This is an optimization exercise on Yosys and OpenROAD, whose aim is small area, a short achievable clock period and few clock cycles, not a production implementation.
Not every run is shown, and edits may drop behaviour that the tests do not exercise.
Function was not checked in any run shown here: the RTL went through the layout flow alone.

==> flow/design.v, too long to show whole: its modules and the start of the top module <==
// module viterbi_top: 1839 lines
module viterbi_top #(
    parameter N = 8,    
    parameter I = 3,    
    parameter K = 3,    
    parameter W = 16    
)(
    input                      clk,
    input                      rst_n,
    input                      start,
    input  [2:0]               length,
    input  [1:0]               obs_in,
    input                      obs_valid,
    input  signed [W-1:0]      logA_0,  logA_1,  logA_2,
    input  signed [W-1:0]      logA_3,  logA_4,  logA_5,
    input  signed [W-1:0]      logA_6,  logA_7,  logA_8,
    input  signed [W-1:0]      logC_0,  logC_1,  logC_2,
    input  signed [W-1:0]      logB_0,  logB_1,  logB_2,
    input  signed [W-1:0]      logB_3,  logB_4,  logB_5,
    input  signed [W-1:0]      logB_6,  logB_7,  logB_8,
    output [1:0]               path_0,
    output [1:0]               path_1,
    output [1:0]               path_2,
    output [1:0]               path_3,
    output [1:0]               path_4,
    output [1:0]               path_5,
    output [1:0]               path_6,
    output [1:0]               path_7,
    output reg                 done
);
  // ...
==> flow/run.sh <==
#!/bin/bash
# synth_recipe.tcl (not shown) runs the flow's synth.tcl, then flattens the netlist and writes it again
# the make line also repeats each setting of config.mk as NAME=value (left out here)
make -C /OpenROAD-flow-scripts/flow DESIGN_CONFIG=/design/flow/config.mk WORK_HOME=/design/flow/orfs CLKGATE_MAP_FILE= SYNTH_SCRIPT=/design/flow/synth_recipe.tcl finish
==> flow/config.mk <==
export PLATFORM = sky130hd
export DESIGN_NAME = viterbi_top
export DESIGN_NICKNAME = viterbi_top
export VERILOG_FILES = /design/flow/design.v
export SDC_FILE = /design/flow/constraint.sdc
export NUM_CORES = 4
export LEC_CHECK = 0
export ABC_AREA = 1
export CAP_MARGIN = 20
export CORE_MARGIN = 2
export CORE_UTILIZATION = 40
export SETUP_SLACK_MARGIN = 4
export SLEW_MARGIN = 20
==> flow/constraint.sdc <==
create_clock -name core_clock -period 12.0 [get_ports {clk}]
set_input_delay 2.4000 -clock core_clock [delete_from_list [all_inputs] [get_ports {clk}]]
set_output_delay 2.4000 -clock core_clock [all_outputs]
set_load 0.01 [all_outputs]
Run 1, metal layers overlaid:
(2 px per um) Only two layers are drawn.
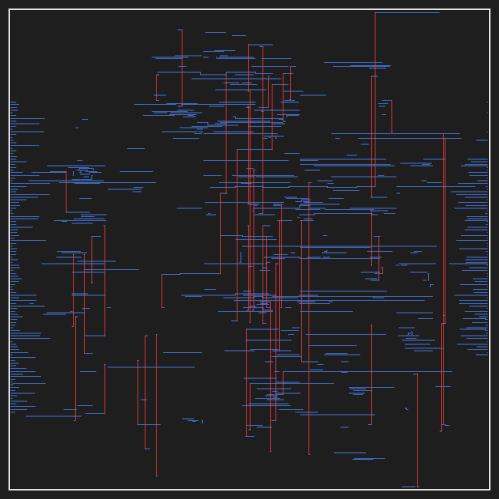
| layer | color | wire length |
|---|---|---|
| M3 | blue | 5720 um |
| M4 | red | 2410 um |

Run 1, cell classes on the final placement:
(1.5 px per um) Fill, decap, tap and diode cells in gray.
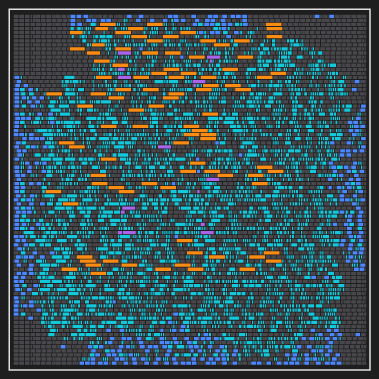
| class | color | cells | share of their area |
|---|---|---|---|
| remaining buffers and delay cells | blue | 374 | 14% |
| clock drivers and dummy loads | purple | 16 | 1.1% |
| remaining logic cells | cyan | 3438 | 74% |
| registers | orange | 95 | 11% |

Run 1, routing congestion:
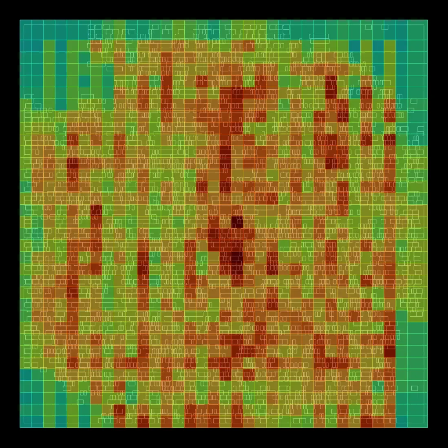
busiest layer in global routing: met2
WL/cell: 18.1 um
M2 GR Usage: 48.7%

==> reports/results.ini, run 1 <==
[finish]
nClkBuffers = 12
seq_area_sq_um = 2830
antennaDiodeCount = 1
area_delta_synth_final_pct = 20.5
clock_area_share_pct = 1.04
fill_cells = 5789
final_cell_area_sq_um = 26700
inv_count = 567
dominant-cell-class = multi-input gates
seq_cells = 95
multi_input_area_sq_um = 16800
sh_seq_area_pct = 10.6
nets = 4583
post-route-util_pct = 48.6
multi_input_area_share_pct = 63.0
final_common_cell = nand2_1
drive_gt1_share_pct = 3.49

[sta]
setup_ws_ns = 4.54
period_share_pct = 62.1
rsz0062_at_grt = no
fin_skew_ns = 0.0163
slew_headroom_pct = 26.6
holdWs_ns = 0.509
slew_violations = 0
min_period_ns = 7.46

[setup_path]
required_ns = 12.12
worst-r2r-cell-count = 28
path_class = in -> reg
path_max_fanout = 41
crit_family = simple AND/OR/NAND/NOR gates
rrSetupSlack_ns = 5.45
critPathLaunchType = input pin
worst-path-stages = 24
crit_chain = clkdlybuf4s50_1, ha_1, inv_1, fa_1, nand3b_1, nand2_1, nand3_1, nand2_1, inv_1, fa_1, inv_1, o21ai_0, a21oi_1, nand2_1, nor2_1, nand2_1, nand2_1, nor2_2, nand3_2, buf_4, inv_1, nand2_1, nand3_1, nand2_1
arrival_ns = 7.58
cpMostUsedCell = nand2_1

[floorplanning]
core_sq_um = 55000
ios = 362
rows = 86
die-area_sq_um = 57300
die_h_um = 239
taps = 748
start_util_pct = 40.3

[logic_synthesis]
ys_seq_elements = 95
synth_edf_count = 90
synth-compound-area-share_pct = 13.9
ys_warn_count = 1
synth_area_leaders = nand2_1, ha_1, edfxtp_1
synth.most_common_cell = nand2_1
synth_top_cell_area_share_pct = 20.6
yosys.area_share.simple_pct = 36.7
synth_common_cells = nand2_1, inv_1, nand3_1
synth_fa_ha_area_share_pct = 20.4
synth_top_family_by_area = simple AND/OR/NAND/NOR gates
ys.flop_type = edfxtp_1
muxShareOfSynthArea_pct = 0.135
avgSynthCellArea_sq_um = 6.15
syn_inst = 3609
ys_seq_area_share_pct = 12.7
synth_area_sq_um = 22200

[drt]
drc = 0
postRouteAntennaNets = 0
drtIter0Drc = 2236
met2_length_um = 37800
met3_length_um = 5720
drt_pass1_iterations = 6
vias = 24221

[global_route]
use_met3_pct = 3.48
antenna_found_initial = 2
grt_max_degree = 66
grt_util_met1_pct = 40.2

[run]
maxCapViolations = 0

[clock_tree]
ctsHoldBuffers = 0
clkSlewWorstSetupHoldPaths_ns = 0.07
cts_setup_buffers = 0
cts_max_path_buffers = 2
cts_root_buf = clkbuf_16
h-tree-depth = 3
cts_resized = 0
cts.sinks = 95
clk_latency_ns = 0.38
cts_tree = done
cts_buffers = 9

[status]
status = no timing/DRC/antenna violations

[placed_design]
place.gp.congestion = 0.950
dp_hpwl_um = 69100
dp_worst_setup_slack_ns = 4.26
port_buffers = 361
place_area_sq_um = 26400
dp.cells = 4655

[hold_path]
hp-class = reg -> reg

Run 1, pin map:
(2 px per um) Pins as bars across the die edge, other pins in gray.
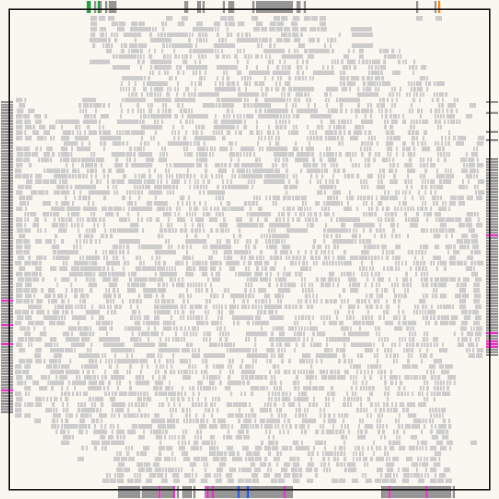

==> inputs of run 2 (changes only) <==
--- a/flow/config.mk
+++ b/flow/config.mk
@@ -10,4 +10,4 @@
 export CORE_MARGIN = 2
 export CORE_UTILIZATION = 40
-export SETUP_SLACK_MARGIN = 4
+export SETUP_SLACK_MARGIN = 5
 export SLEW_MARGIN = 20
Run 2, pin map:
(2 px per um) Pins as bars across the die edge, other pins in gray.
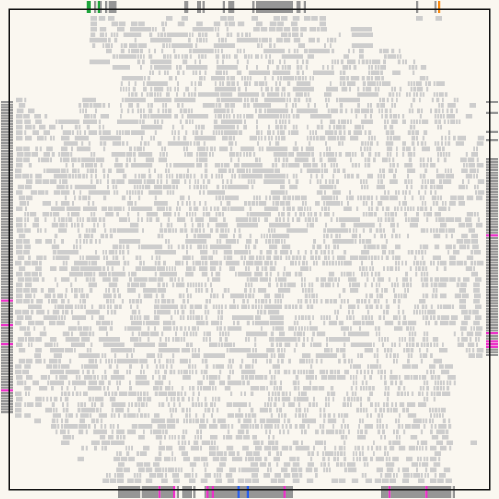
| port | color | pins | direction | edge |
|---|---|---|---|---|
| obs_in | blue | 2 | input | bottom |
| clk | orange | 1 | input | top |
| logC_0 | magenta | 16 | input | 7 bottom, 5 right, 4 left |
| length | green | 3 | input | top |
all pins by edge: 124 bottom, 115 left, 77 right, 46 top

Run 2, cell classes on the final placement:
(1.5 px per um) Fill, decap, tap and diode cells in gray.
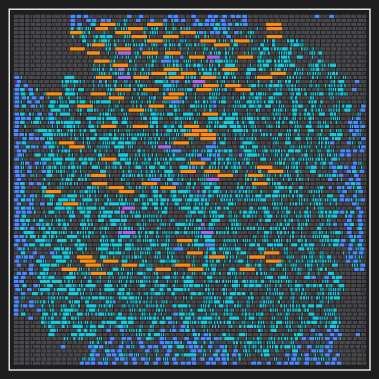
| class | color | cells | share of their area |
|---|---|---|---|
| remaining logic cells | cyan | 3444 | 73% |
| clock drivers and dummy loads | purple | 16 | 1.1% |
| remaining buffers and delay cells | blue | 393 | 15% |
| registers | orange | 95 | 11% |

==> run 2 against run 1 <==
  * Maximum frequency rose by 11%
  * Hold slack barely moved
  * Routed wire length rose by 2.2%
  * Non-clock buffer count rose by 19
  * Core utilization rose by 0.90 points
  * Sequential share of layout area fell by 0.19 points
==> reports/results.ini, run 2 <==
[status]
status = no timing/DRC/antenna violations

[drt]
wl_per_cell_um = 18.4  ; +1.6%
highest_layer = met4
met2_length_um = 38500  ; +1.7%
vias = 24583  ; +1.5%
postRouteAntennaNets = 0  ; unchanged
drtIter0Drc = 2214  ; -0.98%
met3_length_um = 6170  ; +7.7%
drc = 0  ; unchanged
drt_pass1_iterations = 5  ; -1

[sta]
fin_skew_ns = 0.0138  ; -0.00251 ns
slew_violations = 0  ; unchanged
slew_headroom_pct = 31.3  ; +4.7 points
holdWs_ns = 0.509  ; -0.000102 ns
period_share_pct = 56.1  ; -6.0 points
rsz0062_at_grt = no

[floorplanning]
rows = 86  ; unchanged
taps = 748  ; unchanged
start_util_pct = 40.3  ; unchanged
die-area_sq_um = 57300  ; unchanged
core_sq_um = 55000  ; unchanged
ios = 362  ; unchanged

[finish]
dominant-cell-class = multi-input gates
final_cell_area_sq_um = 27200  ; +1.8%
seq_cells = 95  ; unchanged
nClkBuffers = 12  ; unchanged
area_delta_synth_final_pct = 22.7
multi_input_area_share_pct = 62.7  ; -0.33 points
clock_area_share_pct = 1.02  ; -0.019 points
final_common_cell = nand2_1
multi_input_area_sq_um = 17100  ; +1.3%
drive_gt1_share_pct = 4.51  ; +1.0 points
antennaDiodeCount = 1  ; unchanged
seq_area_sq_um = 2830  ; unchanged

[setup_path]
rrSetupSlack_ns = 5.92  ; +0.47 ns
cpMostUsedCell = inv_1
critPathLaunchType = input pin
worst-r2r-cell-count = 27  ; -3.6%
path_max_fanout = 6  ; -85%
worst-path-stages = 23  ; -4.2%
arrival_ns = 6.97  ; -0.61 ns
required_ns = 12.24  ; +0.12 ns
crit_family = compound AO/OA/AOI/OAI gates
path_class = in -> reg

[clock_tree]
cts_tree = done
cts_max_path_buffers = 2  ; unchanged
cts_root_buf = clkbuf_16
ctsHoldBuffers = 0  ; unchanged
cts.sinks = 95  ; unchanged
clk_latency_ns = 0.38  ; about the same
h-tree-depth = 3  ; unchanged
cts_buffers = 9  ; unchanged
clkSlewWorstSetupHoldPaths_ns = 0.08  ; about the same

[placed_design]
place_area_sq_um = 26400  ; unchanged
dp_worst_setup_slack_ns = 4.26  ; unchanged
port_buffers = 361  ; unchanged
place.gp.congestion = 0.950  ; unchanged
dp_hpwl_um = 69100  ; unchanged

[logic_synthesis]
syn_inst = 3609  ; unchanged
synth_common_cells = nand2_1, inv_1, nand3_1
synth_top_family_by_area = simple AND/OR/NAND/NOR gates
synth_top_cell_area_share_pct = 20.6  ; unchanged
synth_fa_ha_area_share_pct = 20.4  ; unchanged
yosys.area_share.simple_pct = 36.7  ; unchanged
synth_area_leaders = nand2_1, ha_1, edfxtp_1
synth_edf_count = 90  ; unchanged
ys_seq_area_share_pct = 12.7  ; unchanged
muxShareOfSynthArea_pct = 0.135  ; unchanged
ys_seq_elements = 95  ; unchanged
synth.most_common_cell = nand2_1
ys_warn_count = 1  ; unchanged

[run]
maxCapViolations = 0  ; unchanged

[global_route]
use_met2_pct = 48.9  ; +0.25 points
antenna_found_initial = 2  ; unchanged
grt_util_met1_pct = 40.3  ; +0.13 points
use_met3_pct = 3.58  ; +0.10 points
busiest_layer = met2

Run 2, worst path highlighted:
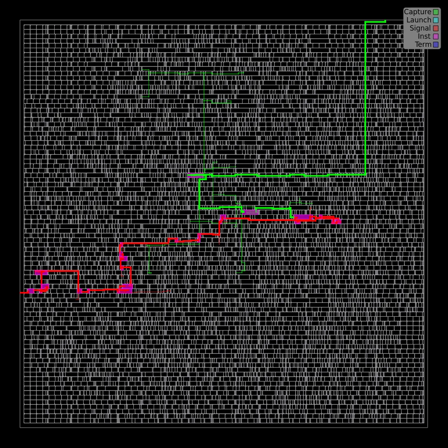
post-route minimum period: 6.73 ns
final core utilization: 49.5%
Final WS setup: 5.27 ns

Run 2, metal layers overlaid:
(2 px per um) Only two layers are drawn.
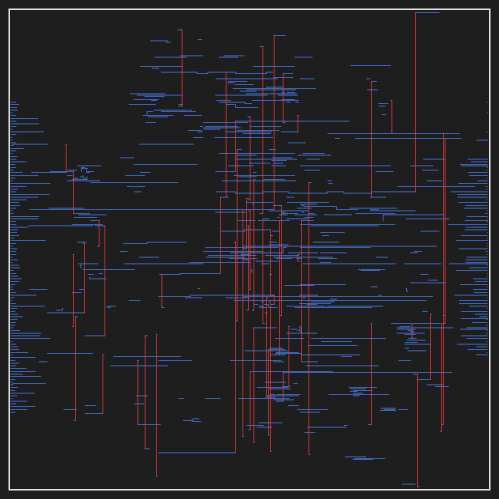

==> inputs of run 3 (changes only) <==
==> flow/flow/run.sh (new file) <==
#!/bin/bash
# Standard layout, with plain buffers on the ports and timing repair aimed
# below the clock period.
set -euo pipefail
bash standard.sh \
  "BUFFER_PORTS_ARGS=-buffer_cell sky130_fd_sc_hd__buf_2" \
  SETUP_SLACK_MARGIN=6.5 \
  finish > standard.log 2>&1
==> flow/standard.sh (new file) <==
#!/bin/bash
# synth_recipe.tcl (not shown) runs the flow's synth.tcl, then flattens the netlist and writes it again
# the make line also repeats each setting of config.mk as NAME=value (left out here)
make -C /OpenROAD-flow-scripts/flow DESIGN_CONFIG=/design/flow/config.mk WORK_HOME=/design/flow/orfs CLKGATE_MAP_FILE= SYNTH_SCRIPT=/design/flow/synth_recipe.tcl "${@:-finish}"
--- a/flow/config.mk
+++ b/flow/config.mk
@@ -10,4 +10,3 @@
 export CORE_MARGIN = 2
 export CORE_UTILIZATION = 40
-export SETUP_SLACK_MARGIN = 5
 export SLEW_MARGIN = 20
removed: flow/run.sh
Run 3, metal layers overlaid:
(2 px per um) Only two layers are drawn.
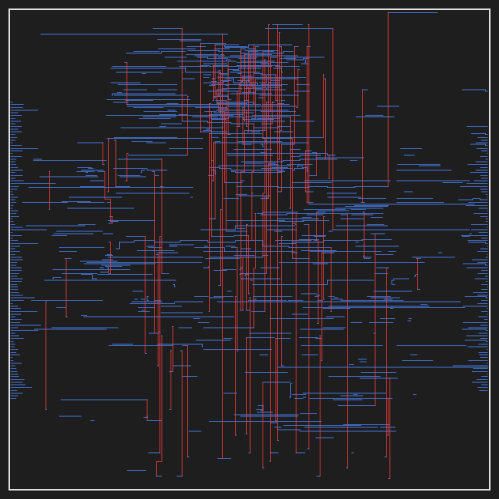
| layer | color | wire length |
|---|---|---|
| M3 | blue | 8970 um |
| M4 | red | 5200 um |

Run 3, cell classes on the final placement:
(1.5 px per um) Fill, decap, tap and diode cells in gray.
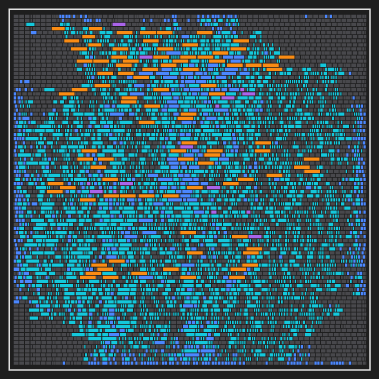
final core utilization: 56.3%
Cell Rows: 86
sequential share of cell area: 9.15%
post-route cell area: 31000 sq um
total core area: 55000 sq um

==> run 3 against run 2 <==
  * Still clean
  * Hold slack got worse by 0.014 ns
  * Die area unchanged
  * Critical path depth increased by 1
  * Synthesized cell count unchanged
  * Routed wire length increased by 14%
  * Non-clock buffer count increased by 242
==> reports/results.ini, run 3 <==
[finish]
dominant-cell-class = multi-input gates
antennaDiodeCount = 2  ; +1
nClkBuffers = 10  ; -2
seq_cells = 95  ; unchanged
multi_input_area_share_pct = 63.4  ; +0.77 points
area_delta_synth_final_pct = 39.6
drive_gt1_share_pct = 31.1  ; +27 points
final_common_cell = nand2_1
buf_share_pct = 16.1
seq_area_sq_um = 2830  ; unchanged
multi_input_area_sq_um = 19600  ; +15%

[sta]
rsz0062_at_grt = yes
min_period_ns = 5.78  ; -0.953 ns
setup_ws_ns = 6.22  ; +0.953 ns
holdWs_ns = 0.495  ; -0.0137 ns
slew_violations = 0  ; unchanged
fin_skew_ns = 0.0194  ; +0.00564 ns
period_share_pct = 48.2  ; -7.9 points
slew_headroom_pct = 35.7  ; +4.4 points

[logic_synthesis]
avgSynthCellArea_sq_um = 6.15
ys_seq_elements = 95  ; unchanged
ys_warn_count = 1  ; unchanged
synth_area_sq_um = 22200
synth_top_family_by_area = simple AND/OR/NAND/NOR gates
synth_edf_count = 90  ; unchanged
ys_seq_area_share_pct = 12.7  ; unchanged
synth-compound-area-share_pct = 13.9
muxShareOfSynthArea_pct = 0.135  ; unchanged
synth.most_common_cell = nand2_1
synth_common_cells = nand2_1, inv_1, nand3_1
syn_inst = 3609  ; unchanged
yosys.area_share.simple_pct = 36.7  ; unchanged
synth_area_leaders = nand2_1, ha_1, edfxtp_1

[drt]
highest_layer = met4
met3_length_um = 8970  ; +45%
vias = 26684  ; +8.5%
postRouteAntennaNets = 0  ; unchanged
drc = 0  ; unchanged
drt_pass1_iterations = 6  ; +1
met2_length_um = 43700  ; +14%
wl_per_cell_um = 19.9  ; +8.0%

[clock_tree]
clk_latency_ns = 0.40  ; +0.02 ns
clkSlewWorstSetupHoldPaths_ns = 0.08  ; about the same
cts_root_buf = clkbuf_16
h-tree-depth = 3  ; unchanged
cts.sinks = 95  ; unchanged
cts_max_path_buffers = 2  ; unchanged
cts_buffers = 9  ; unchanged
cts_tree = done

[floorplanning]
taps = 748  ; unchanged
start_util_pct = 40.3  ; unchanged
ios = 362  ; unchanged
die_h_um = 239
die-area_sq_um = 57300  ; unchanged

[global_route]
grt_util_met1_pct = 43.4  ; +3.1 points
antenna_found_initial = 0  ; -2
use_met3_pct = 4.58  ; +0.99 points
busiest_layer = met2

[setup_path]
critPathLaunchType = input pin
path_class = in -> reg
worst-r2r-cell-count = 25  ; -7.4%
cp_slowest_cell = fa_2
arrival_ns = 5.89  ; -1.08 ns
critPathMaxStageDelay_ns = 0.51
path_max_fanout = 5  ; -1
rrSetupSlack_ns = 6.53  ; +0.61 ns
crit_family = simple AND/OR/NAND/NOR gates

[placed_design]
dp_hpwl_um = 68000  ; -1.6%
port_buffers = 361  ; unchanged
place_area_sq_um = 25200  ; -4.5%
place.gp.congestion = 0.937  ; -1.3%
dp_worst_setup_slack_ns = 4.81  ; +0.548 ns

[run]
maxCapViolations = 0  ; unchanged

[status]
status = no timing/DRC/antenna violations

Run 3, where the registers sit:
(1.5 px per um) Other sequential cells in the stronger gray, the rest of the logic in the fainter gray.
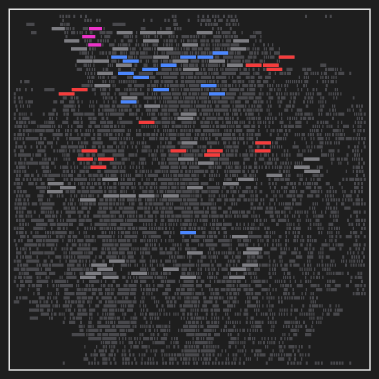
| signal | color | placed flops |
|---|---|---|
| delta_2 | red | 16 |
| surv_1 | blue | 14 |
| cnt | magenta | 3 |

Run 3, worst path highlighted:
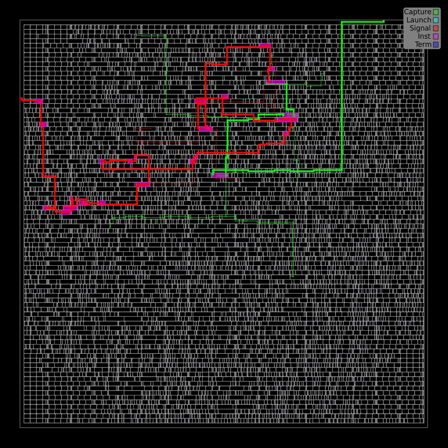

==> inputs of run 4 (changes only) <==
--- a/flow/design.v
+++ b/flow/design.v
@@ -61,9 +61,7 @@
     endcase
   end
-  wire [15:0] a00 = busy ? logA_0 : logC_0;
-  wire [15:0] d00 = busy ? delta_0 : 16'd0;
   wire [15:0] c00;
-  wire [15:0] c00_p = d00 ^ a00;
-  wire [15:0] c00_g = d00 & a00;
+  wire [15:0] c00_p = delta_0 ^ logA_0;
+  wire [15:0] c00_g = delta_0 & logA_0;
   wire c00_G0_1 = c00_g[1] | (c00_p[1] & c00_g[0]);
   wire c00_P0_1 = c00_p[1] & c00_p[0];
@@ -138,9 +136,7 @@
   assign c00[14] = c00_p[14] ^ c00_G3_13;
   assign c00[15] = c00_p[15] ^ c00_G3_14;
-  wire [15:0] a01 = busy ? logA_1 : logC_1;
-  wire [15:0] d01 = busy ? delta_0 : 16'd0;
   wire [15:0] c01;
-  wire [15:0] c01_p = d01 ^ a01;
-  wire [15:0] c01_g = d01 & a01;
+  wire [15:0] c01_p = delta_0 ^ logA_1;
+  wire [15:0] c01_g = delta_0 & logA_1;
   wire c01_G0_1 = c01_g[1] | (c01_p[1] & c01_g[0]);
   wire c01_P0_1 = c01_p[1] & c01_p[0];
@@ -215,9 +211,7 @@
   assign c01[14] = c01_p[14] ^ c01_G3_13;
   assign c01[15] = c01_p[15] ^ c01_G3_14;
-  wire [15:0] a02 = busy ? logA_2 : logC_2;
-  wire [15:0] d02 = busy ? delta_0 : 16'd0;
   wire [15:0] c02;
-  wire [15:0] c02_p = d02 ^ a02;
-  wire [15:0] c02_g = d02 & a02;
+  wire [15:0] c02_p = delta_0 ^ logA_2;
+  wire [15:0] c02_g = delta_0 & logA_2;
   wire c02_G0_1 = c02_g[1] | (c02_p[1] & c02_g[0]);
   wire c02_P0_1 = c02_p[1] & c02_p[0];
@@ -840,7 +834,8 @@
   wire s2_0 = busy & (g10_0 ? g21_0 : g20_0);
   wire s1_0 = busy & g10_0 & ~g21_0;
+  wire [15:0] u00 = busy ? c00 : logC_0;
   wire [15:0] t00;
-  wire [15:0] t00_p = c00 ^ e_0;
-  wire [15:0] t00_g = c00 & e_0;
+  wire [15:0] t00_p = u00 ^ e_0;
+  wire [15:0] t00_g = u00 & e_0;
   wire t00_G0_1 = t00_g[1] | (t00_p[1] & t00_g[0]);
   wire t00_P0_1 = t00_p[1] & t00_p[0];
@@ -1164,7 +1159,8 @@
   wire s2_1 = busy & (g10_1 ? g21_1 : g20_1);
   wire s1_1 = busy & g10_1 & ~g21_1;
+  wire [15:0] u01 = busy ? c01 : logC_1;
   wire [15:0] t01;
-  wire [15:0] t01_p = c01 ^ e_1;
-  wire [15:0] t01_g = c01 & e_1;
+  wire [15:0] t01_p = u01 ^ e_1;
+  wire [15:0] t01_g = u01 & e_1;
   wire t01_G0_1 = t01_g[1] | (t01_p[1] & t01_g[0]);
   wire t01_P0_1 = t01_p[1] & t01_p[0];
@@ -1488,7 +1484,8 @@
   wire s2_2 = busy & (g10_2 ? g21_2 : g20_2);
   wire s1_2 = busy & g10_2 & ~g21_2;
+  wire [15:0] u02 = busy ? c02 : logC_2;
   wire [15:0] t02;
-  wire [15:0] t02_p = c02 ^ e_2;
-  wire [15:0] t02_g = c02 & e_2;
+  wire [15:0] t02_p = u02 ^ e_2;
+  wire [15:0] t02_g = u02 & e_2;
   wire t02_G0_1 = t02_g[1] | (t02_p[1] & t02_g[0]);
   wire t02_P0_1 = t02_p[1] & t02_p[0];
==> flow/flow/run.sh (replaced) <==
#!/bin/bash
# The standard layout (standard.sh), with plain buffers on the ports and
# timing repair aimed below the clock period.
set -euo pipefail
bash standard.sh \
  "BUFFER_PORTS_ARGS=-buffer_cell sky130_fd_sc_hd__buf_2" \
  SETUP_SLACK_MARGIN=6.5  \
  finish > standard.log 2>&1
Run 4, worst path highlighted:
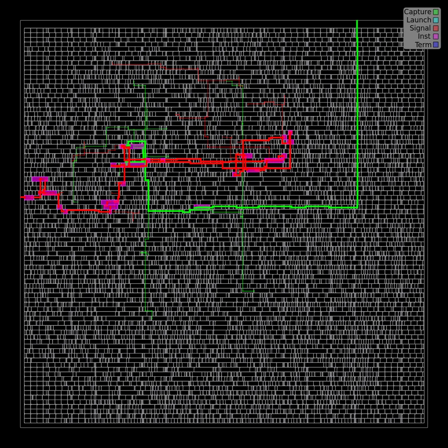
sum of negative setup slack: 0 ns
post-route minimum period: 5.71 ns

Run 4, routing congestion:
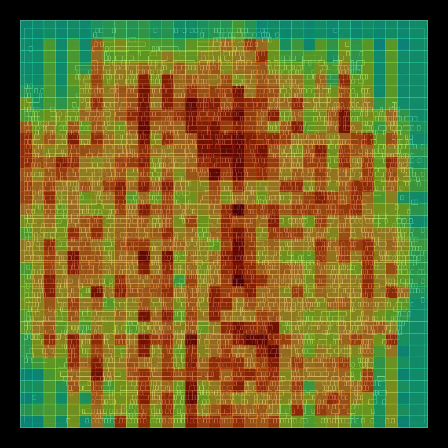
WL/cell: 19.7 um
met3 usage: 3.39%

Run 4, metal layers overlaid:
(2 px per um) Only two layers are drawn.
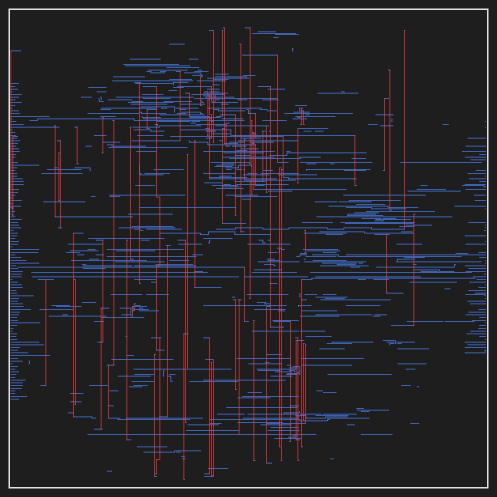
vias: 25993
WL final: 95000 um

==> run 4 against run 3 <==
  * Still clean on timing, DRC and antenna
  * Core utilization is 1.1 points lower
  * Non-clock buffer count is 28 lower
  * Largest cell class unchanged
  * Die area is 0.86% lower
  * Register-to-register slack better by 1.1 ns
  * Highest routed layer unchanged
  * Routed wire length is 3.5% lower
  * Critical path depth stayed put
==> reports/results.ini, run 4 <==
[status]
status = no timing/DRC/antenna violations

[floorplanning]
rows = 85  ; -1.2%
taps = 696  ; -7.0%
core_sq_um = 54100  ; -1.5%
die_h_um = 238  ; -0.43%
ios = 362  ; unchanged
die-area_sq_um = 56900  ; -0.86%
start_util_pct = 40.6  ; +0.28 points
die_x_um = 238

[finish]
sh_seq_area_pct = 9.47  ; +0.33 points
antennaDiodeCount = 3  ; +1
multi_input_area_sq_um = 18900  ; -3.9%
multi_input_area_share_pct = 63.2  ; -0.23 points
final_common_cell = nand2_1
post-route-util_pct = 55.2  ; -1.1 points
final_cell_mix = nand2_1, inv_1, buf_2
drive_gt1_share_pct = 28.5  ; -2.6 points
dominant-cell-class = multi-input gates
nClkBuffers = 9  ; -1
buf_share_pct = 15.4  ; -0.68 points
fill_cells = 5335
seq_area_sq_um = 2830  ; about the same
final_cell_area_sq_um = 29900  ; -3.5%
area_delta_synth_final_pct = 35.8
nets = 4780
inv_count = 580
stdcell_count = 4813
seq_cells = 95  ; unchanged

[clock_tree]
h-tree-depth = 3  ; unchanged
clkSlewWorstSetupHoldPaths_ns = 0.08  ; about the same
cts_resized = 232
cts_max_path_buffers = 2  ; unchanged
cts_tree = done
cts.sinks = 95  ; unchanged
clk_latency_ns = 0.39  ; about the same
cts_buffers = 9  ; unchanged
cts_root_buf = clkbuf_16

[setup_path]
path_max_fanout = 8  ; +3
path_class = in -> reg
critPathLaunchType = input pin
arrival_ns = 5.86  ; -0.03 ns
crit_chain = buf_8, ha_4, inv_2, fa_2, nand3b_1, nand2_2, inv_2, fa_2, xor2_4, buf_4, buf_4, o21ai_2, nor2_2, nor2_2, nor2_2, nor2_4, buf_4, nand2_2, nand3_4, buf_12, clkinv_16, buf_4, nand2_1, o21ai_1
cp_slowest_cell = fa_2
path_buf_inv = 9
critPathMaxStageDelay_ns = 0.39  ; -0.12 ns
rrSetupSlack_ns = 7.60  ; +1.07 ns
end_kind = register
worst-r2r-cell-count = 21  ; -16%
crit_family = simple AND/OR/NAND/NOR gates
required_ns = 12.15

[drt]
drt_pass1_iterations = 6  ; unchanged
met2_length_um = 41900  ; -4.2%
met3_length_um = 8330  ; -7.1%
highest_layer = met4
postRouteAntennaNets = 0  ; unchanged
drc = 0  ; unchanged

[logic_synthesis]
synth_area_sq_um = 22000  ; -0.87%
synth_area_leaders = nand2_1, ha_1, edfxtp_1
synth_xor_area_share_pct = 5.41
ys_seq_area_share_pct = 12.9  ; +0.11 points
synth_edf_count = 90  ; unchanged
muxShareOfSynthArea_pct = 0  ; -0.14 points
ys_warn_count = 1  ; unchanged
synth_top_family_by_area = simple AND/OR/NAND/NOR gates
synthesis.nets = 4217
syn_inst = 3546  ; -1.7%
yosys.area_share.simple_pct = 33.7  ; -3.1 points
ys_seq_elements = 95  ; unchanged
avgSynthCellArea_sq_um = 6.20  ; +0.89%
synth_top_cell_area_share_pct = 18.9
synth_common_cells = nand2_1, inv_1, nor2_1
synth.most_common_cell = nand2_1
synth.distinct_cells = 56
yosysTopAreaCell = nand2_1
synth-compound-area-share_pct = 15.3  ; +1.3 points

[sta]
setup_viol = 0
setup_ws_ns = 6.29  ; +0.0725 ns
slew_headroom_pct = 30.2  ; -5.5 points
holdWs_ns = 0.496  ; +0.000303 ns
rsz0062_at_grt = yes
slew_violations = 0  ; unchanged
fin_skew_ns = 0.0117  ; -0.00770 ns
period_share_pct = 47.6  ; -0.60 points
worstMarginPinSlew_ns = 1.04

[global_route]
use_met2_pct = 50.5
grt_pass1_vias = 22789
grt_pass1_wl_um = 135000
busiest_layer = met2
antenna_found_initial = 2  ; +2
grt_util_met1_pct = 43.2  ; -0.17 points
grt_max_degree = 56
grtUsageTotal_pct = 31.3

[run]
maxCapViolations = 0  ; unchanged

[hold_path]
hold_depth = 1
hp-class = reg -> reg

[placed_design]
place.gp.congestion = 0.952  ; +1.6%
place_area_sq_um = 24700  ; -2.3%
dp_worst_setup_slack_ns = 5.02  ; +0.212 ns
port_buffers = 361  ; unchanged
dp_hpwl_um = 67400  ; -0.84%

Run 4, cell classes on the final placement:
(1.5 px per um) Fill, decap, tap and diode cells in gray.
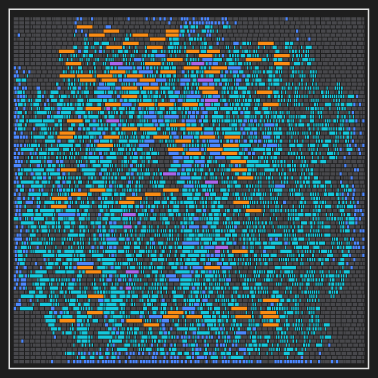

==> inputs of run 5 (changes only) <==
--- a/flow/design.v
+++ b/flow/design.v
@@ -61,7 +61,27 @@
     endcase
   end
+  reg [15:0] ra_0;
+  reg [15:0] ra_1;
+  reg [15:0] ra_2;
+  reg [15:0] ra_3;
+  reg [15:0] ra_4;
+  reg [15:0] ra_5;
+  reg [15:0] ra_6;
+  reg [15:0] ra_7;
+  reg [15:0] ra_8;
+  always @(posedge clk) begin
+    ra_0 <= logA_0;
+    ra_1 <= logA_1;
+    ra_2 <= logA_2;
+    ra_3 <= logA_3;
+    ra_4 <= logA_4;
+    ra_5 <= logA_5;
+    ra_6 <= logA_6;
+    ra_7 <= logA_7;
+    ra_8 <= logA_8;
+  end
   wire [15:0] c00;
-  wire [15:0] c00_p = delta_0 ^ logA_0;
-  wire [15:0] c00_g = delta_0 & logA_0;
+  wire [15:0] c00_p = delta_0 ^ ra_0;
+  wire [15:0] c00_g = delta_0 & ra_0;
   wire c00_G0_1 = c00_g[1] | (c00_p[1] & c00_g[0]);
   wire c00_P0_1 = c00_p[1] & c00_p[0];
@@ -137,6 +157,6 @@
   assign c00[15] = c00_p[15] ^ c00_G3_14;
   wire [15:0] c01;
-  wire [15:0] c01_p = delta_0 ^ logA_1;
-  wire [15:0] c01_g = delta_0 & logA_1;
+  wire [15:0] c01_p = delta_0 ^ ra_1;
+  wire [15:0] c01_g = delta_0 & ra_1;
   wire c01_G0_1 = c01_g[1] | (c01_p[1] & c01_g[0]);
   wire c01_P0_1 = c01_p[1] & c01_p[0];
@@ -212,6 +232,6 @@
   assign c01[15] = c01_p[15] ^ c01_G3_14;
   wire [15:0] c02;
-  wire [15:0] c02_p = delta_0 ^ logA_2;
-  wire [15:0] c02_g = delta_0 & logA_2;
+  wire [15:0] c02_p = delta_0 ^ ra_2;
+  wire [15:0] c02_g = delta_0 & ra_2;
   wire c02_G0_1 = c02_g[1] | (c02_p[1] & c02_g[0]);
   wire c02_P0_1 = c02_p[1] & c02_p[0];
@@ -287,6 +307,6 @@
   assign c02[15] = c02_p[15] ^ c02_G3_14;
   wire [15:0] c10;
-  wire [15:0] c10_p = delta_1 ^ logA_3;
-  wire [15:0] c10_g = delta_1 & logA_3;
+  wire [15:0] c10_p = delta_1 ^ ra_3;
+  wire [15:0] c10_g = delta_1 & ra_3;
   wire c10_G0_1 = c10_g[1] | (c10_p[1] & c10_g[0]);
   wire c10_P0_1 = c10_p[1] & c10_p[0];
@@ -362,6 +382,6 @@
   assign c10[15] = c10_p[15] ^ c10_G3_14;
   wire [15:0] c11;
-  wire [15:0] c11_p = delta_1 ^ logA_4;
-  wire [15:0] c11_g = delta_1 & logA_4;
+  wire [15:0] c11_p = delta_1 ^ ra_4;
+  wire [15:0] c11_g = delta_1 & ra_4;
   wire c11_G0_1 = c11_g[1] | (c11_p[1] & c11_g[0]);
   wire c11_P0_1 = c11_p[1] & c11_p[0];
@@ -437,6 +457,6 @@
   assign c11[15] = c11_p[15] ^ c11_G3_14;
   wire [15:0] c12;
-  wire [15:0] c12_p = delta_1 ^ logA_5;
-  wire [15:0] c12_g = delta_1 & logA_5;
+  wire [15:0] c12_p = delta_1 ^ ra_5;
+  wire [15:0] c12_g = delta_1 & ra_5;
   wire c12_G0_1 = c12_g[1] | (c12_p[1] & c12_g[0]);
   wire c12_P0_1 = c12_p[1] & c12_p[0];
@@ -512,6 +532,6 @@
   assign c12[15] = c12_p[15] ^ c12_G3_14;
   wire [15:0] c20;
-  wire [15:0] c20_p = delta_2 ^ logA_6;
-  wire [15:0] c20_g = delta_2 & logA_6;
+  wire [15:0] c20_p = delta_2 ^ ra_6;
+  wire [15:0] c20_g = delta_2 & ra_6;
   wire c20_G0_1 = c20_g[1] | (c20_p[1] & c20_g[0]);
   wire c20_P0_1 = c20_p[1] & c20_p[0];
@@ -587,6 +607,6 @@
   assign c20[15] = c20_p[15] ^ c20_G3_14;
   wire [15:0] c21;
-  wire [15:0] c21_p = delta_2 ^ logA_7;
-  wire [15:0] c21_g = delta_2 & logA_7;
+  wire [15:0] c21_p = delta_2 ^ ra_7;
+  wire [15:0] c21_g = delta_2 & ra_7;
   wire c21_G0_1 = c21_g[1] | (c21_p[1] & c21_g[0]);
   wire c21_P0_1 = c21_p[1] & c21_p[0];
@@ -662,6 +682,6 @@
   assign c21[15] = c21_p[15] ^ c21_G3_14;
   wire [15:0] c22;
-  wire [15:0] c22_p = delta_2 ^ logA_8;
-  wire [15:0] c22_g = delta_2 & logA_8;
+  wire [15:0] c22_p = delta_2 ^ ra_8;
+  wire [15:0] c22_g = delta_2 & ra_8;
   wire c22_G0_1 = c22_g[1] | (c22_p[1] & c22_g[0]);
   wire c22_P0_1 = c22_p[1] & c22_p[0];
Run 5, cell classes on the final placement:
(1.5 px per um) Fill, decap, tap and diode cells in gray.
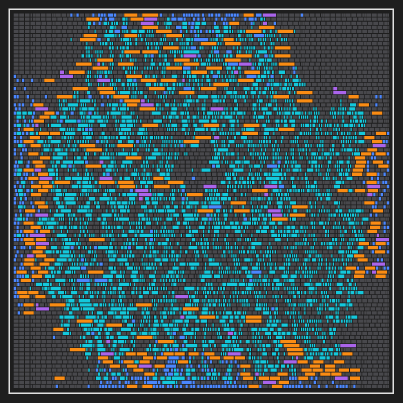
| class | color | cells | share of their area |
|---|---|---|---|
| remaining buffers and delay cells | blue | 436 | 9.2% |
| remaining logic cells | cyan | 3412 | 67% |
| clock drivers and dummy loads | purple | 58 | 3.7% |
| registers | orange | 239 | 20% |

Run 5, metal layers overlaid:
(2 px per um) Only two layers are drawn.
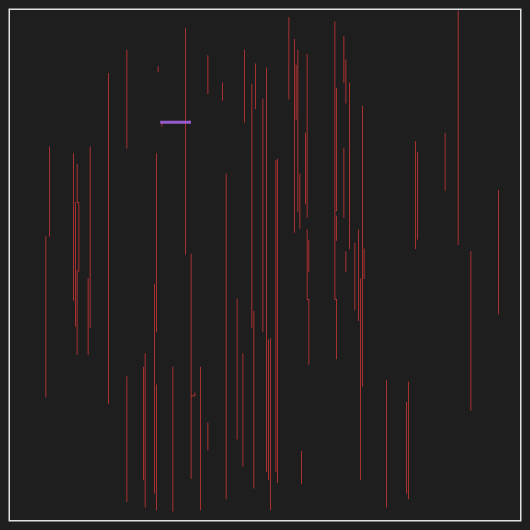
vias: 25518
WL/cell: 18.8 um
gr usage total: 27.5%
WL final: 94000 um

Run 5, routing congestion:
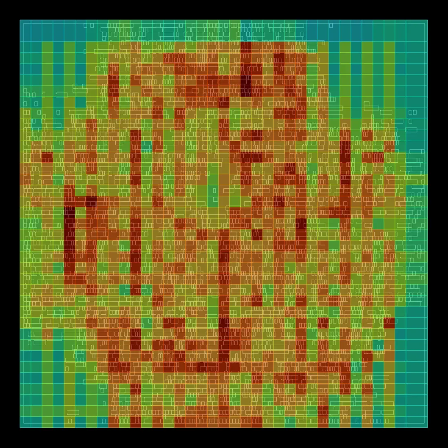
final core utilization: 48.0%
GRT met1 Usage: 36.7%
M2 GR Usage: 43.5%

==> run 5 against run 4 <==
  * Worst setup slack gained 0.024 ns
  * Still clean
  * Count of clock-buffer cells in the layout grew 25
  * Area after synthesis grew 15%
  * Highest routed layer is now met5
  * Critical path type is now reg -> out
  * Critical path depth shrank 8
  * Global-route usage shrank 3.8 points
  * Maximum frequency grew 0.41%
  * Register-to-register slack lost 0.78 ns
  * Core utilization shrank 7.2 points
==> reports/results.ini, run 5 <==
[clock_tree]
cts_setup_buffers = 32
cts_max_path_buffers = 3  ; +1
cts.sinks = 239  ; +150%
ctsHoldBuffers = 0
cts_resized = 84  ; -64%
clk_latency_ns = 0.63  ; +0.24 ns
clkSlewWorstSetupHoldPaths_ns = 0.06  ; -0.02 ns
cts_root_buf = clkbuf_16
cts_tree = done
h-tree-depth = 1  ; -2
cts_buffers = 31  ; +22

[hold_path]
hp-class = reg -> reg
hold_depth = 1  ; unchanged

[logic_synthesis]
synth-compound-area-share_pct = 12.6  ; -2.7 points
synth_top_cell_area_share_pct = 17.0  ; -1.8 points
synth_fa_ha_area_share_pct = 18.4
ys.flop_type = dfxtp_1
synth_area_sq_um = 25200  ; +15%
ys_warn_count = 1  ; unchanged
yosysTopAreaCell = nand2_1
async_flop_share_pct = 2.09
synth_edf_count = 90  ; unchanged
synth.most_common_cell = nand2_1
synth.distinct_cells = 60  ; +7.1%
ys_seq_area_share_pct = 22.7  ; +9.8 points
avgSynthCellArea_sq_um = 6.77  ; +9.2%
synth_top_family_by_area = simple AND/OR/NAND/NOR gates
ys_seq_elements = 239  ; +150%
syn_inst = 3724  ; +5.0%
synth_area_leaders = nand2_1, ha_1, dfxtp_1
synth_common_cells = nand2_1, inv_1, nor2_1
yosys.area_share.simple_pct = 31.3  ; -2.3 points
synth_xor_area_share_pct = 4.65  ; -0.76 points
synthesis.nets = 4395  ; +4.2%
muxShareOfSynthArea_pct = 0  ; unchanged

[setup_path]
end_kind = output pin
cp_slowest_cell = edfxtp_1
required_ns = 9.60  ; -2.55 ns
crit_family = buffers and inverters
rrSetupSlack_ns = 6.82  ; -0.78 ns
path_class = reg -> out
worst-path-stages = 16
path_buf_inv = 7  ; -2
critPathMaxStageDelay_ns = 0.37  ; -0.02 ns
path_max_fanout = 15  ; +7
crit_chain = clkinvlp_4, buf_6, o2111ai_1, nand3_1, nand2_1, o2111ai_4, a221oi_4, inv_1, nand2_2, nand2_2, buf_12, buf_12, buf_12, nand2_1, nand2_2, buf_6
critPathLaunchType = register
worst-r2r-cell-count = 24  ; +14%
arrival_ns = 3.28  ; -2.58 ns

[sta]
fin_skew_ns = 0.0255  ; +0.0137 ns
fmax_mhz = 176
rsz0062_at_grt = yes
worstMarginPinSlew_ns = 1.20  ; +0.161 ns
setup_viol = 0  ; unchanged
setup_ws_ns = 6.32  ; +0.0235 ns
min_period_ns = 5.68  ; -0.0235 ns
final.setup.tns_ns = 0  ; unchanged
period_share_pct = 47.4  ; -0.20 points
holdWs_ns = 0.489  ; -0.00651 ns
slew_violations = 0  ; unchanged
hold_viol_final = 0
slew_headroom_pct = 19.4  ; -11 points

[finish]
final_cell_mix = nand2_1, inv_1, buf_2
buf_share_pct = 8.86  ; -6.6 points
dominant-cell-class = multi-input gates
fill_cells = 6429  ; +21%
antennaDiodeCount = 0  ; -3
multi_input_area_sq_um = 17400  ; -7.8%
seq_area_sq_um = 5710  ; +100%
inv_count = 572  ; -1.4%
nClkBuffers = 34  ; +25
seq_cells = 239  ; +150%
non_clock_buffer_count = 436
sh_seq_area_pct = 19.0  ; +9.5 points
final_common_cell = nand2_1
stdcell_count = 4991  ; +3.7%
clock_area_share_pct = 3.59
multi_input_area_share_pct = 57.7  ; -5.5 points
area_delta_synth_final_pct = 19.5
num-multi-input-gates = 2840
nets = 4791  ; +0.23%
drive_gt1_share_pct = 18.1  ; -10 points
final_cell_area_sq_um = 30100  ; +0.86%

[placed_design]
port_buffers = 361  ; unchanged
place.gp.congestion = 0.929  ; -2.4%
dp_worst_setup_slack_ns = 4.90  ; -0.113 ns
dp_hpwl_um = 70400  ; +4.3%
place_area_sq_um = 27800  ; +13%
dp.cells = 4864

[run]
maxCapViolations = 0  ; unchanged

[floorplanning]
start_util_pct = 40.2  ; -0.44 points
die_h_um = 255  ; +7.0%
rows = 92  ; +8.2%
die-area_sq_um = 65000  ; +14%
core_sq_um = 62700  ; +16%
die_x_um = 255  ; +7.0%
ios = 362  ; unchanged
taps = 846  ; +22%

[global_route]
busiest_layer = met2
antenna_found_initial = 1  ; -1
grt_pass1_vias = 23391  ; +2.6%
grt_pass1_wl_um = 136000  ; +0.41%
use_met3_pct = 5.30  ; +1.9 points
grt_max_degree = 93  ; +66%
overflow = 0

[drt]
vias_per_cell = 5.11
drt_pass1_iterations = 6  ; unchanged
met2_length_um = 41100  ; -1.9%
drc = 0  ; unchanged
met3_length_um = 8040  ; -3.5%
drtIter0Drc = 2230
postRouteAntennaNets = 0  ; unchanged
wl_met1_um = 40100
highest_layer = met5

[status]
status = no timing/DRC/antenna violations

==> re-timing with driven ports <==
Ports are ideal in the flow. The routed layouts listed here were re-timed in OpenROAD. Step 1: set_driving_cell puts a clkbuf_16 on clk and a buf_2 on each other input, an assumption about the parent block. Step 2 also shifts input and output timing later by t, the mid clock arrival at the registers, as if the neighbouring blocks saw the same clock. Three values: ideal ports, drivers, drivers and shift; two values: the first two.
run | t (ns) | setup slack, ns | hold WS [ns] | clock arrival spread, ns | slew at the worst register clock pin (ns)
run 1 | 0.433 | 4.544 / 4.570 / 4.137 | 0.509 / 0.509 / 0.509 | 0.016 / 0.016 | 0.08 / 0.08
run 2 | 0.435 | 5.268 / 5.302 / 4.868 | 0.509 / 0.509 / 0.509 | 0.014 / 0.014 | 0.08 / 0.08
run 3 | 0.441 | 6.221 / 6.221 / 5.781 | 0.495 / 0.495 / 0.495 | 0.020 / 0.019 | 0.09 / 0.09
run 4 | 0.450 | 6.294 / 6.306 / 5.856 | 0.496 / 0.496 / 0.496 | 0.012 / 0.012 | 0.09 / 0.09
run 5 | 0.682 | 6.317 / 6.255 / 6.033 | 0.489 / 0.489 / 0.489 | 0.027 / 0.027 | 0.08 / 0.08
After both steps every run listed still meets setup and hold. For run 3, which loses most, drivers alone change the setup slack by 0.000 ns; drivers and shift together by -0.440 ns.
